This design comes from an exercise in tuning for a short achievable clock period and few clock cycles on the open sky130 flow, not from production work. The RTL was checked by simulation tests, not by an equivalence proof against the original design. Not every run is shown, and edits may drop behaviour that the tests do not exercise. Power and IR drop assume default switching activity.

Run 1, placed cells, one color a class:
Scale bar: 100 µm.
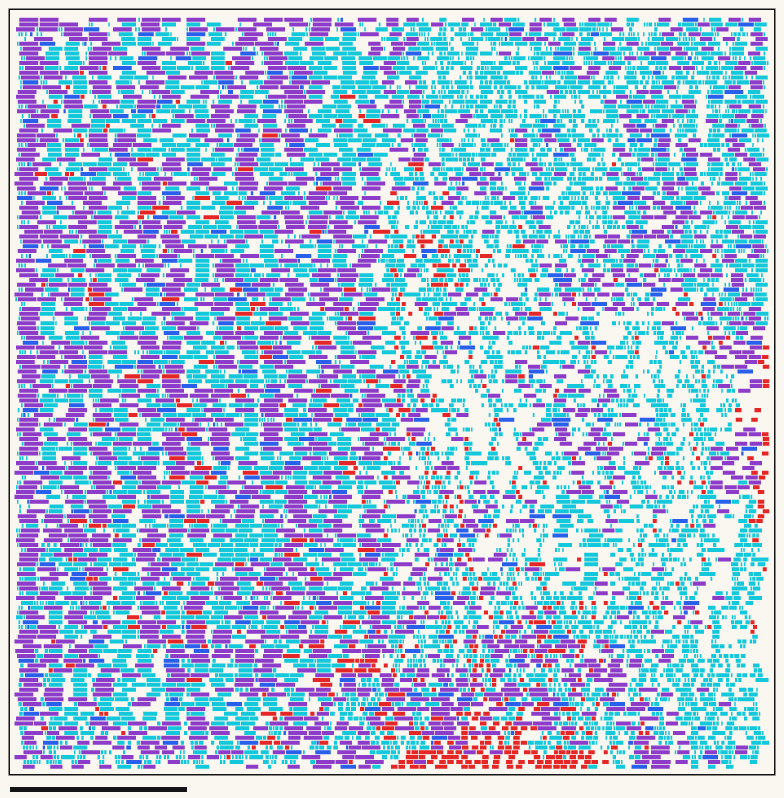
Run 1, layout detail:
Scale bar: 10 µm. Window x 196 to 236, y 109 to 149 µm. Cells in gray, sequential cells in the stronger gray; small squares are vias.
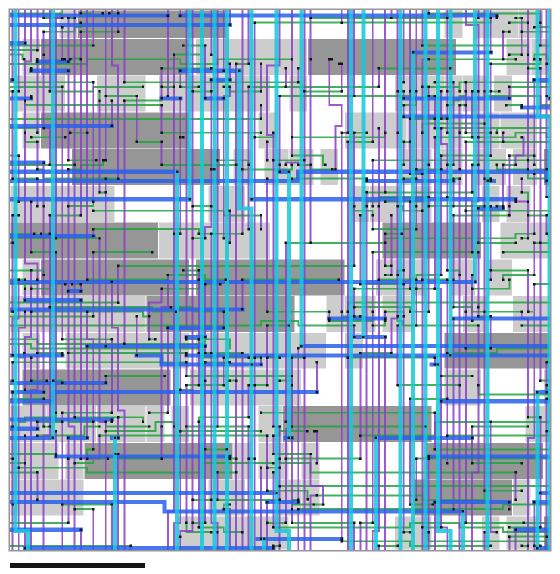
Run 1, clock tree after CTS:
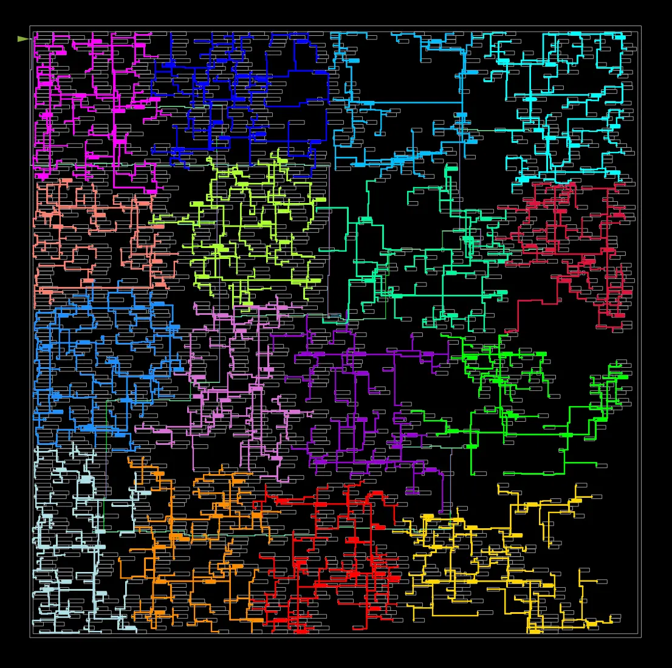
--- flow/design.v: outline only ---
// module register_file: 29 lines
// module sign_add: 33 lines
// module le12: 25 lines
// module mul_pipe: 1192 lines
// module cpu: 246 lines
module cpu(clk, reset, imem_addr, imem_data, dmem_addr, dmem_we, dmem_wdata, dmem_rdata, over);
  // ...
==> flow/flow/run.sh <==
#!/bin/bash
# Own flow: the standard synthesis unchanged, then the standard ORFS layout
# with three changes to how it is optimised (constraints, clock tree and all
# else are the standard flow's):
#  - the port buffers are buf_6 cells instead of the default choice;
#  - sizing may change a cell's footprint (MATCH_CELL_FOOTPRINT=0);
#  - from clock tree synthesis on, timing repair is given a larger setup-slack
#    margin, so that it keeps working towards a shorter period than the
#    10.5 ns the constraints ask for.
# Each step's output goes to its own log here; ORFS keeps its logs in orfs/.
set -o pipefail
MARGIN=7
OPTS=(MATCH_CELL_FOOTPRINT=0 "BUFFER_PORTS_ARGS=-buffer_cell sky130_fd_sc_hd__buf_6")
bash standard.sh synth > synth.log 2>&1 || exit 1
bash standard.sh "${OPTS[@]}" place > place.log 2>&1 || exit 1
bash standard.sh "${OPTS[@]}" SETUP_SLACK_MARGIN=$MARGIN finish > finish.log 2>&1 || exit 1
==> flow/standard.sh <==
#!/bin/bash
# synth_recipe.tcl (not shown) runs the flow's synth.tcl, then flattens the netlist and writes it again
# the make line also repeats each setting of config.mk as NAME=value (left out here)
make -C /OpenROAD-flow-scripts/flow DESIGN_CONFIG=/design/flow/config.mk WORK_HOME=/design/flow/orfs CLKGATE_MAP_FILE= SYNTH_SCRIPT=/design/flow/synth_recipe.tcl "${@:-finish}"
==> flow/config.mk <==
export PLATFORM = sky130hd
export DESIGN_NAME = cpu
export DESIGN_NICKNAME = cpu
export VERILOG_FILES = /design/flow/design.v
export SDC_FILE = /design/flow/constraint.sdc
export NUM_CORES = 4
export LEC_CHECK = 0
export ABC_CLOCK_PERIOD_IN_PS = 3000
export CAP_MARGIN = 20
export CORE_MARGIN = 2
export CORE_UTILIZATION = 60
export SLEW_MARGIN = 20
==> flow/constraint.sdc <==
create_clock -name core_clock -period 10.5 [get_ports {clk}]
set_input_delay 2.1000 -clock core_clock [delete_from_list [all_inputs] [get_ports {clk}]]
set_output_delay 2.1000 -clock core_clock [all_outputs]
set_load 0.01 [all_outputs]
==> results.json, run 1 <==
{
  "grt_pass1_wl_mm": 626.9,
  "met1_usage_pct": 60.78,
  "p_clk_share_pct": 31.1,
  "yosysMostFrequentCell": "nor2_1",
  "cts.clk_slew.worst_paths_ns": 0.07,
  "die_area_um2": 185900,
  "drc_errors": 0,
  "totalWireLength_mm": 461.6,
  "synth-seq-area-share_pct": 42.26,
  "seq_area_um2": 46550,
  "syn_inst": 9020,
  "final_cell_mix": "nor2_1 (1,232), edfxtp_1 (1,072), mux4_2 (1,009), inv_1 (726), dfxtp_1 (595)",
  "num_vias": 86730,
  "largest_reg_flops": 1024,
  "worst_pin_slew_ns": 1.317,
  "fin_crit_ns": 3.792,
  "max_slew_margin_pct": 11.91,
  "ant_nets": 0,
  "syn_area_um2": 109500,
  "p_int_w": 0.01468,
  "portBuffers": 127,
  "critPathTopFamily": "multiplexers",
  "hold_path.class": "reg -> reg",
  "vias_per_cell": 7.398,
  "grt_use_met3_pct": 19.69,
  "finalHoldViolations": 0,
  "drt_iter0_drc": 15960,
  "p_total_w": 0.02327,
  "grt.met2_usage_pct": 69.47,
  "rows": 156,
  "synth_common_cells": "nor2_1 (1,252), edfxtp_1 (1,072), mux4_2 (1,009)",
  "rsz0062_at_grt": "true",
  "busiest_layer": "met2",
  "swShare_pct": 36.93,
  "final_common_cell": "nor2_1",
  "p_leak_nw": 50.45,
  "cp_cell_sequence": "buf_12 > clkbuf_16 > buf_16 > mux4_2 > mux4_2 > mux2i_4 > nor2_1 > a21oi_2 > nor2_1 > a31oi_1 > a31oi_1",
  "n_fill_cell": 12240,
  "post_drt_wl_per_cell_um": 39.38,
  "switching_power_w": 0.008592,
  "status": "timing/DRC/antenna clean",
  "cts_tree": "done",
  "areaGrowthSynthToFinish_pct": 17.48,
  "start_util_pct": 60.51,
  "path_max_fanout": 16,
  "holdPathStages": 0,
  "synth_seq_cells": 1775,
  "period_share_pct": 36.11,
  "critical_path_buf_inv_count": 3,
  "yosys.area.top_type": "edfxtp_1",
  "dr.pass1.iters": 10,
  "drive_above_1_share_pct": 29.24,
  "tns_ns": 0,
  "slowest_delay_ns": 0.58,
  "power_frac_comb_pct": 32.5,
  "pin_count": 128,
  "slowest_stage": "mux4_2",
  "track_usage_pct": 48.35,
  "finalNetCount": 9921,
  "end_kind": "register",
  "ys_types": 107,
  "die_w_um": 431.2,
  "ys_warn_count": 3,
  "final_max_slew_viol_count": 0,
  "ys.flop_type": "edfxtp_1",
  "grt_max_degree": 54,
  "grt-ovfl-total": 0,
  "ys_async_sr_fraction_pct": 0,
  "worstPathRequired_ns": 11.16,
  "worstPathArrival_ns": 4.45,
  "power_frac_seq_pct": 36.4,
  "max_cap_violations": 0,
  "vdd_drop_max_uv": 174.6,
  "synth.area.top_cells": "edfxtp_1 (29%), mux4_2 (21%), dfxtp_1 (13%), fa_1 (7.5%), nor2_1 (4.3%)",
  "multi_input_area_um2": 62320,
  "r2r_slack_ns": 6.71,
  "synth_edf_count": 1072,
  "antenna_found_initial": 42,
  "synthDominantCellAreaShare_pct": 29.40,
  "fin_skew_ns": 0.05793,
  "first_global_vias": 82050,
  "startpoint_type": "register",
  "clk_path_buf_depth": 3,
  "cp.depth": 11,
  "setup_violations": 0,
  "avgSynthCellArea_um2": 12.14,
  "place.gp.congestion": 1.048,
  "power_density_nw_per_um2": 180.9,
  "hpwl_mm": 299.8,
  "fmax_mhz": 263.7,
  "dieHeight_um": 431.2,
  "core_um2": 180900,
  "clkLatencyLatePin_ns": 0.92,
  "rr_worst_depth": 11,
  "worstSetupPathType": "reg -> reg"
}
Testbench counts for the RTL of run 1, summed over its fixed seeds: cycles 25,001.
## Picture notes: 'placed cells, one color a class'
| color | class | cells | share of their area |
|---|---|---|---|
| red | other buffers and delay cells | 630 | 5.8% |
| cyan | all other logic | 6,570 | 52% |
| blue | clock drivers and dummy loads | 360 | 5.2% |
| purple | flip-flops | 1,775 | 37% |

## Picture notes: 'layout detail'
| color | layer |
|---|---|
| blue | met3 |
| purple | met2 |
| green | met1 |
| cyan | met4 |
sequential cells in the window: 16
cells with their middle in the window: 95
most frequent: nor2_1 (19), edfxtp_1 (12), mux4_2 (8)

## Picture notes: 'clock tree after CTS'
Root Buffer: clkbuf_16
H-tree Lvls: 4
total CTS buffers: 192
TritonCTS Sinks: 1,775

-- run 1: cell families (layout without fill, tap and decap cells) --
family / Yosys count / after routing / synth area share (%)
fa+ha+maj: 688 / 688 / 10.66
other cells: 1 / 51 / 0.003425
mux: 1229 / 1229 / 22.87
xor+xnor: 238 / 238 / 1.904
simple gates: 2654 / 2681 / 11.14
compound gates: 950 / 951 / 5.853
flops: 1775 / 1775 / 42.26
buf+inv: 1485 / 1740 / 5.315
-- run 1: routing by layer --
layer  share of wire (%)  vias up
met1                  32    43100
li1                    -    32900
met4                 9.2       54
met2                  42     8499
met3                  17     2178
met5                0.13        -
-- run 1: power by group through the flow --
stage               combinational [W]  sequential [W]  clock, W
finish                        0.00755         0.00848   0.00724
global route                  0.00753         0.00848   0.00745
CTS                           0.00645         0.00842   0.00718
detailed placement            0.00564         0.00859         0
global placement              0.00564         0.00857         0
floorplan                     0.00340         0.00822         0
-- run 1: stage by stage --
step / util, % / instance area [µm²] / setup WS [ns] / std cells / hold WS, ns
after global placement: 62.44 / 113000 / 4.792 / 10990 / 0.3101
after detailed placement: 62.45 / 113000 / 4.770 / 10990 / 0.3121
after CTS: 69.15 / 125100 / 6.866 / 11550 / 0.3132
after global routing: 71.06 / 128600 / 6.817 / 11710 / 0.3183
after floorplan: - / 109600 / 5.787 / 9052 / 0.3096
final: 71.09 / 128600 / 6.708 / 11720 / 0.3117
-- run 1: cell type report --
cell class	instances	area share, %
diodes	18	0.03502
clock buffers	243	4.018
clock inverters	117	1.101
inverters	748	2.222
multi-input cells	5820	48.45
flip-flops and latches	1775	36.19
well taps	2370	2.305
repair buffers	630	5.667
repair inverters	2	0.01070
-- run 1: repair_timing --
| action | 4_1_cts | 5_1_grt |
|---|---|---|
| hold buffers | 0 | 0 |
| cloned | 50 | 29 |
| resized for setup | 735 | 394 |
| endpoints found under the setup margin | 2081 | 782 |
| pin swaps | 79 | 143 |
| buffers inserted | 142 | 129 |
==> inputs of run 2 (changes only) <==
--- a/flow/flow/run.sh
+++ b/flow/flow/run.sh
@@ -9,7 +9,7 @@
 #    10.5 ns the constraints ask for.
 # Each step's output goes to its own log here; ORFS keeps its logs in orfs/.
 set -o pipefail
-MARGIN=7
+MARGIN=7.5
 OPTS=(MATCH_CELL_FOOTPRINT=0 "BUFFER_PORTS_ARGS=-buffer_cell sky130_fd_sc_hd__buf_6")
 bash standard.sh synth > synth.log 2>&1 || exit 1
 bash standard.sh "${OPTS[@]}" place > place.log 2>&1 || exit 1
==> run 2 against run 1 <==
Net effect: the flow now stops in global routing (5_1_grt); synthesized cell count unchanged; synthesized area is the same.
==> results.json, run 2 <==
{
  "status": "stopped before the end",
  "haltStage": "global routing (5_1_grt)",
  "error": "[ERROR GRT-0232] Routing congestion too high. Check the congestion heatmap in the GUI.",
  "synth_seq_cells": 1775,
  "yosysMostFrequentCell": "nor2_1",
  "ys.flop_type": "edfxtp_1",
  "hpwl_mm": 299.8,
  "start_util_pct": 60.51,
  "grt-ovfl-total": 30,
  "synth_common_cells": "nor2_1 (1,252), edfxtp_1 (1,072), mux4_2 (1,009)",
  "synth.area.top_cells": "edfxtp_1 (29%), mux4_2 (21%), dfxtp_1 (13%), fa_1 (7.5%), nor2_1 (4.3%)",
  "synth_edf_count": 1072,
  "syn_inst": 9020,
  "yosys.area.top_type": "edfxtp_1",
  "grt_max_degree": 54,
  "cts_buffers": 192,
  "syn_area_um2": 109500,
  "ys_types": 107,
  "cts_hold_buf": 0,
  "portBuffers": 127,
  "die_w_um": 431.2,
  "ys_warn_count": 3,
  "antenna_found_initial": 97,
  "ys_async_sr_fraction_pct": 0,
  "clockRootBuffer": "clkbuf_16",
  "rows": 156,
  "place.gp.congestion": 1.048,
  "worst_path_end_type": "register data pin",
  "dieHeight_um": 431.2,
  "clk_path_buf_depth": 3,
  "cts-htree-levels": 4,
  "track_usage_pct": 80.77,
  "pin_count": 128,
  "cts.sinks": 1775,
  "synthDominantCellAreaShare_pct": 29.40,
  "synth-seq-area-share_pct": 42.26,
  "avgSynthCellArea_um2": 12.14
}
==> run 2: cell counts after synthesis <==
No cell type changed its count.
==> run 2: logic make-up after synthesis <==
kind of cell | share of synthesized area, %
and+or+nand+nor | 11.14
buffers and inverters | 5.315
adders and majority gates | 10.66
xor gates and xnor gates | 1.904
AOI/OAI and AO/OA | 5.853
muxes | 22.87
other | 0.003425
DFF | 42.26
==> run 2: power groups by stage <==
stage          Combinational [W]  Clock [W]  Sequential, W
2_1_floorplan            0.00340          0        0.00822
3_3_place_gp             0.00564          0        0.00857
3_5_place_dp             0.00564          0        0.00859
4_1_cts                  0.00811    0.00718        0.00843
==> run 2: metal layers <==
metal / GRT usage (%) / overflow
met5: 60.63 / 0
met4: 75.03 / 6
met1: 80.25 / 6
met3: 73.32 / 7
met2: 91.69 / 11
==> run 2: repair_timing <==
| action | in CTS |
|---|---|
| buffers inserted | 511 |
| gates resized for setup | 1863 |
| pin swaps | 458 |
| gates cloned | 196 |
| setup endpoints to repair | 2401 |
==> run 2: metrics by stage <==
| step | cell area, µm² | setup WS (ns) | std cells | hold slack, ns | total power (W) |
|---|---|---|---|---|---|
| floorplan | 109600 | 5.787 | 9052 | 0.3096 | 0.01162 |
| global placement | 113000 | 4.792 | 10990 | 0.3101 | 0.01420 |
| detailed placement | 113000 | 4.770 | 10990 | 0.3121 | 0.01423 |
| CTS | 136000 | 6.975 | 12060 | 0.3120 | 0.02371 |
==> inputs of run 3 (changes only) <==
--- a/flow/flow/run.sh
+++ b/flow/flow/run.sh
@@ -9,7 +9,7 @@
 #    10.5 ns the constraints ask for.
 # Each step's output goes to its own log here; ORFS keeps its logs in orfs/.
 set -o pipefail
-MARGIN=7.5
+MARGIN=7
 OPTS=(MATCH_CELL_FOOTPRINT=0 "BUFFER_PORTS_ARGS=-buffer_cell sky130_fd_sc_hd__buf_6")
 bash standard.sh synth > synth.log 2>&1 || exit 1
 bash standard.sh "${OPTS[@]}" place > place.log 2>&1 || exit 1
--- a/flow/config.mk
+++ b/flow/config.mk
@@ -8,5 +8,5 @@
 export ABC_CLOCK_PERIOD_IN_PS = 3000
 export CAP_MARGIN = 20
 export CORE_MARGIN = 2
-export CORE_UTILIZATION = 60
+export CORE_UTILIZATION = 55
 export SLEW_MARGIN = 20
Run 3, placed cells, one color a class:
Scale bar: 100 µm.
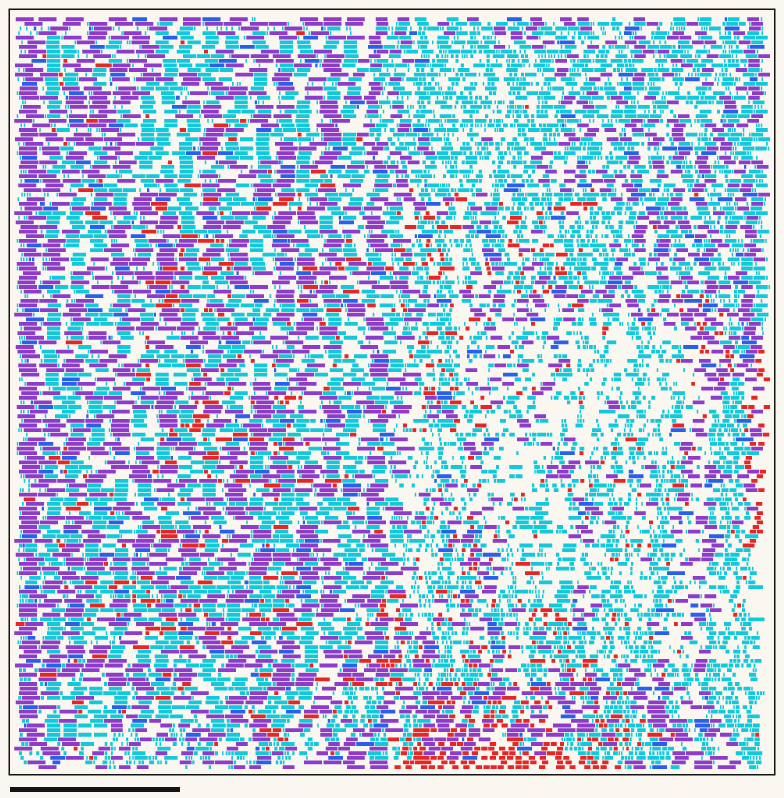
| color | class | cells | share of their area |
|---|---|---|---|
| red | other buffers and delay cells | 722 | 6.8% |
| blue | clock drivers and dummy loads | 365 | 5.2% |
| cyan | all other logic | 6,556 | 51% |
| purple | flip-flops | 1,775 | 37% |

==> run 3 against run 2 <==
Net effect: now clean on timing, DRC and antenna; synthesized cell count unchanged; synthesized area unchanged.
==> results.json, run 3 <==
{
  "avgSynthCellArea_um2": 12.14,
  "cts.sinks": 1775,
  "critical_path_buf_inv_count": 2,
  "fin_crit_ns": 3.712,
  "fmax_mhz": 269.4,
  "cts-htree-levels": 4,
  "synth_seq_cells": 1775,
  "finalNetCount": 10000,
  "place.gp.congestion": 1.021,
  "max_slew_margin_pct": 15.50,
  "synth_fa_ha_area_share_pct": 10.66,
  "worstPathRequired_ns": 11.18,
  "start_util_pct": 55.40,
  "hpwl_mm": 313.1,
  "fin_skew_ns": 0.07588,
  "dieHeight_um": 450.2,
  "drt_iter0_drc": 14680,
  "ant_nets": 0,
  "synth_edf_count": 1072,
  "cts_buffers": 196,
  "cpMostUsedCell": "buf_6",
  "yosysMostFrequentCell": "nor2_1",
  "yosys.area_share.simple_pct": 11.14,
  "rr_worst_depth": 7,
  "holdPathStages": 0,
  "clk_path_buf_depth": 3,
  "critPathTopFamily": "compound AO/OA/AOI/OAI gates",
  "slowest_delay_ns": 0.61,
  "final_max_slew_viol_count": 0,
  "stdcell_count": 12080,
  "yosys.area.top_type": "edfxtp_1",
  "largest_reg_flops": 1024,
  "ys_warn_count": 3,
  "end_kind": "register",
  "die_area_um2": 202600,
  "dr.pass1.iters": 8,
  "p_leak_nw": 51.18,
  "clockRootBuffer": "clkbuf_16",
  "final_cell_mix": "nor2_1 (1,217), edfxtp_1 (1,072), mux4_2 (1,009), inv_1 (725), dfxtp_1 (607)",
  "drc_errors": 0,
  "post_drt_wl_per_cell_um": 39.69,
  "synth_top_family_by_area": "multiplexers",
  "cts.clk_slew.worst_paths_ns": 0.07,
  "path_max_fanout": 25,
  "grt-ovfl-total": 0,
  "num_vias": 85960,
  "rsz0062_at_grt": "true",
  "slowest_stage": "dfxtp_4",
  "worstPathArrival_ns": 4.39,
  "synthDominantCellAreaShare_pct": 29.40,
  "ys_async_sr_fraction_pct": 0,
  "dpl.cell_count": 11300,
  "tns_ns": 0,
  "top_layer_used": "met5",
  "first_global_vias": 81780,
  "worst_pin_slew_ns": 1.267,
  "hold_path.class": "reg -> reg",
  "vdd_drop_max_uv": 173.8,
  "status": "timing/DRC/antenna clean",
  "cp.depth": 7,
  "r2r_slack_ns": 6.79,
  "totalWireLength_mm": 479.5,
  "rows": 163,
  "synth_compound_area_share_pct": 5.853,
  "portBuffers": 127,
  "cp_cell_sequence": "buf_6 > buf_6 > mux4_2 > mux2i_2 > o22ai_4 > a222oi_1 > o211ai_1",
  "synth_common_cells": "nor2_1 (1,252), edfxtp_1 (1,072), mux4_2 (1,009)",
  "track_usage_pct": 46.47,
  "power_density_nw_per_um2": 179.7,
  "period_share_pct": 35.35,
  "wl_met1_mm": 160.1,
  "synth.area.top_cells": "edfxtp_1 (29%), mux4_2 (21%), dfxtp_1 (13%), fa_1 (7.5%), nor2_1 (4.3%)",
  "ys.flop_type": "edfxtp_1",
  "grt_max_degree": 91,
  "setup_violations": 0,
  "antenna_found_initial": 49,
  "grt_pass1_wl_mm": 653.3,
  "final_common_cell": "nor2_1",
  "synthXorXnorAreaFrac_pct": 1.904,
  "ys_types": 107,
  "syn_area_um2": 109500,
  "finalHoldViolations": 0,
  "syn_inst": 9020,
  "core_um2": 197600,
  "startpoint_type": "register",
  "drive_above_1_share_pct": 30.39,
  "max_cap_violations": 0,
  "vias_per_cell": 7.114,
  "route.met2.wl_mm": 204.3,
  "pin_count": 128,
  "areaGrowthSynthToFinish_pct": 18.96,
  "worstSetupPathType": "reg -> reg",
  "clkLatencyLatePin_ns": 0.89,
  "synth-seq-area-share_pct": 42.26,
  "dr_wl_met3_mm": 74.56,
  "cts_tree": "done",
  "cts_hold_buf": 0,
  "synth_mux_area_share_pct": 22.87,
  "die_w_um": 450.2
}
Run 3, clock network drawn from the DEF:
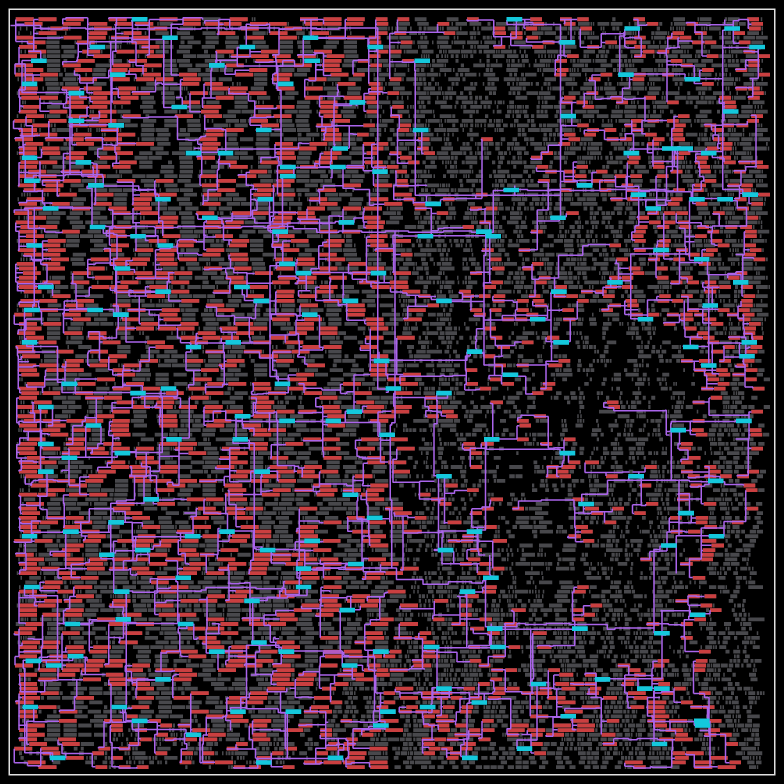
[red] flip-flops | count: 1,775
[purple] clock wires | length: 23.8 mm
[cyan] cells driving clock nets | count: 196
flops lie: widely spread

## run 3: cell counts after synthesis
Identical to the previous run, type by type.
## run 3: cell type report
type | instances | area (µm²)
diodes | 24 | 60.06
clock buffers | 269 | 5653
clock inverters | 96 | 935.9
fillers | 14570 | 67380
inverters | 748 | 2853
multi-input cells | 5807 | 62330
flip-flops and latches | 1775 | 46490
well taps | 2640 | 3303
repair buffers | 722 | 8612
repair inverters | 1 | 5.005
## run 3: cells by family after synthesis
family,count (synthesis)
and+or+nand+nor,2654
other,1
buffers and inverters,1485
adders and majority gates,688
DFF,1775
muxes,1229
xor gates and xnor gates,238
AOI/OAI and AO/OA,950
## run 3: metal layers
metal  up-vias  global-route usage (%)
met2      7731                   67.17
met1     43340                   59.05
met4        34                   29.18
met5         -                       0
li1      33070                       -
met3      1786                   17.63
## run 3: stage by stage
stage | setup WS (ns) | util (%) | power, W | area (µm²) | hold WS [ns]
2_1_floorplan | 5.787 | - | 0.01162 | 109600 | 0.3096
3_3_place_gp | 4.464 | 57.46 | 0.01443 | 113600 | 0.3122
3_5_place_dp | 4.616 | 57.49 | 0.01444 | 113600 | 0.3135
4_1_cts | 6.789 | 63.95 | 0.02232 | 126400 | 0.3275
5_1_grt | 6.768 | 65.88 | 0.02366 | 130200 | 0.3297
6_report | 6.788 | 65.91 | 0.02340 | 130200 | 0.3250
## run 3: repair_timing
item,4_1_cts,5_1_grt
cloned,60,17
buffers inserted,137,180
pin swaps,85,125
setup endpoints to repair,2262,917
resized for setup,809,408
## run 3: power breakdown
group          internal (W)  switching (W)  total, W
Combinational       0.00273        0.00508   0.00781
Sequential          0.00787       0.000574   0.00845
Clock               0.00405        0.00310   0.00714
Total                0.0146        0.00875    0.0234

-- re-timing with driven ports --
The flow's constraints put no driver on any port. The routed layouts listed below were extracted and timed again, unchanged, in two steps. Step 1 assumes that a clkbuf_16 drives the clock port and a buf_2 every other input. Step 2 moves the port delays by t, midway between the first and last clock arrival at a register: inputs arrive t later, outputs are due t later. That takes back most of the time a late clock gives input paths. Three values: ideal, step 1, step 2; two values: the first two.
run	t (ns)	setup WS [ns]	worst hold slack (ns)
run 1	0.987	6.708 / 6.708 / 5.927	0.312 / 0.312 / 0.312
run 3	0.956	6.788 / 6.788 / 5.890	0.325 / 0.325 / 0.325
After both steps setup and hold are still met in every run listed. For run 3, which loses most, drivers alone change the setup slack by 0.000 ns; drivers and shift together by -0.898 ns.
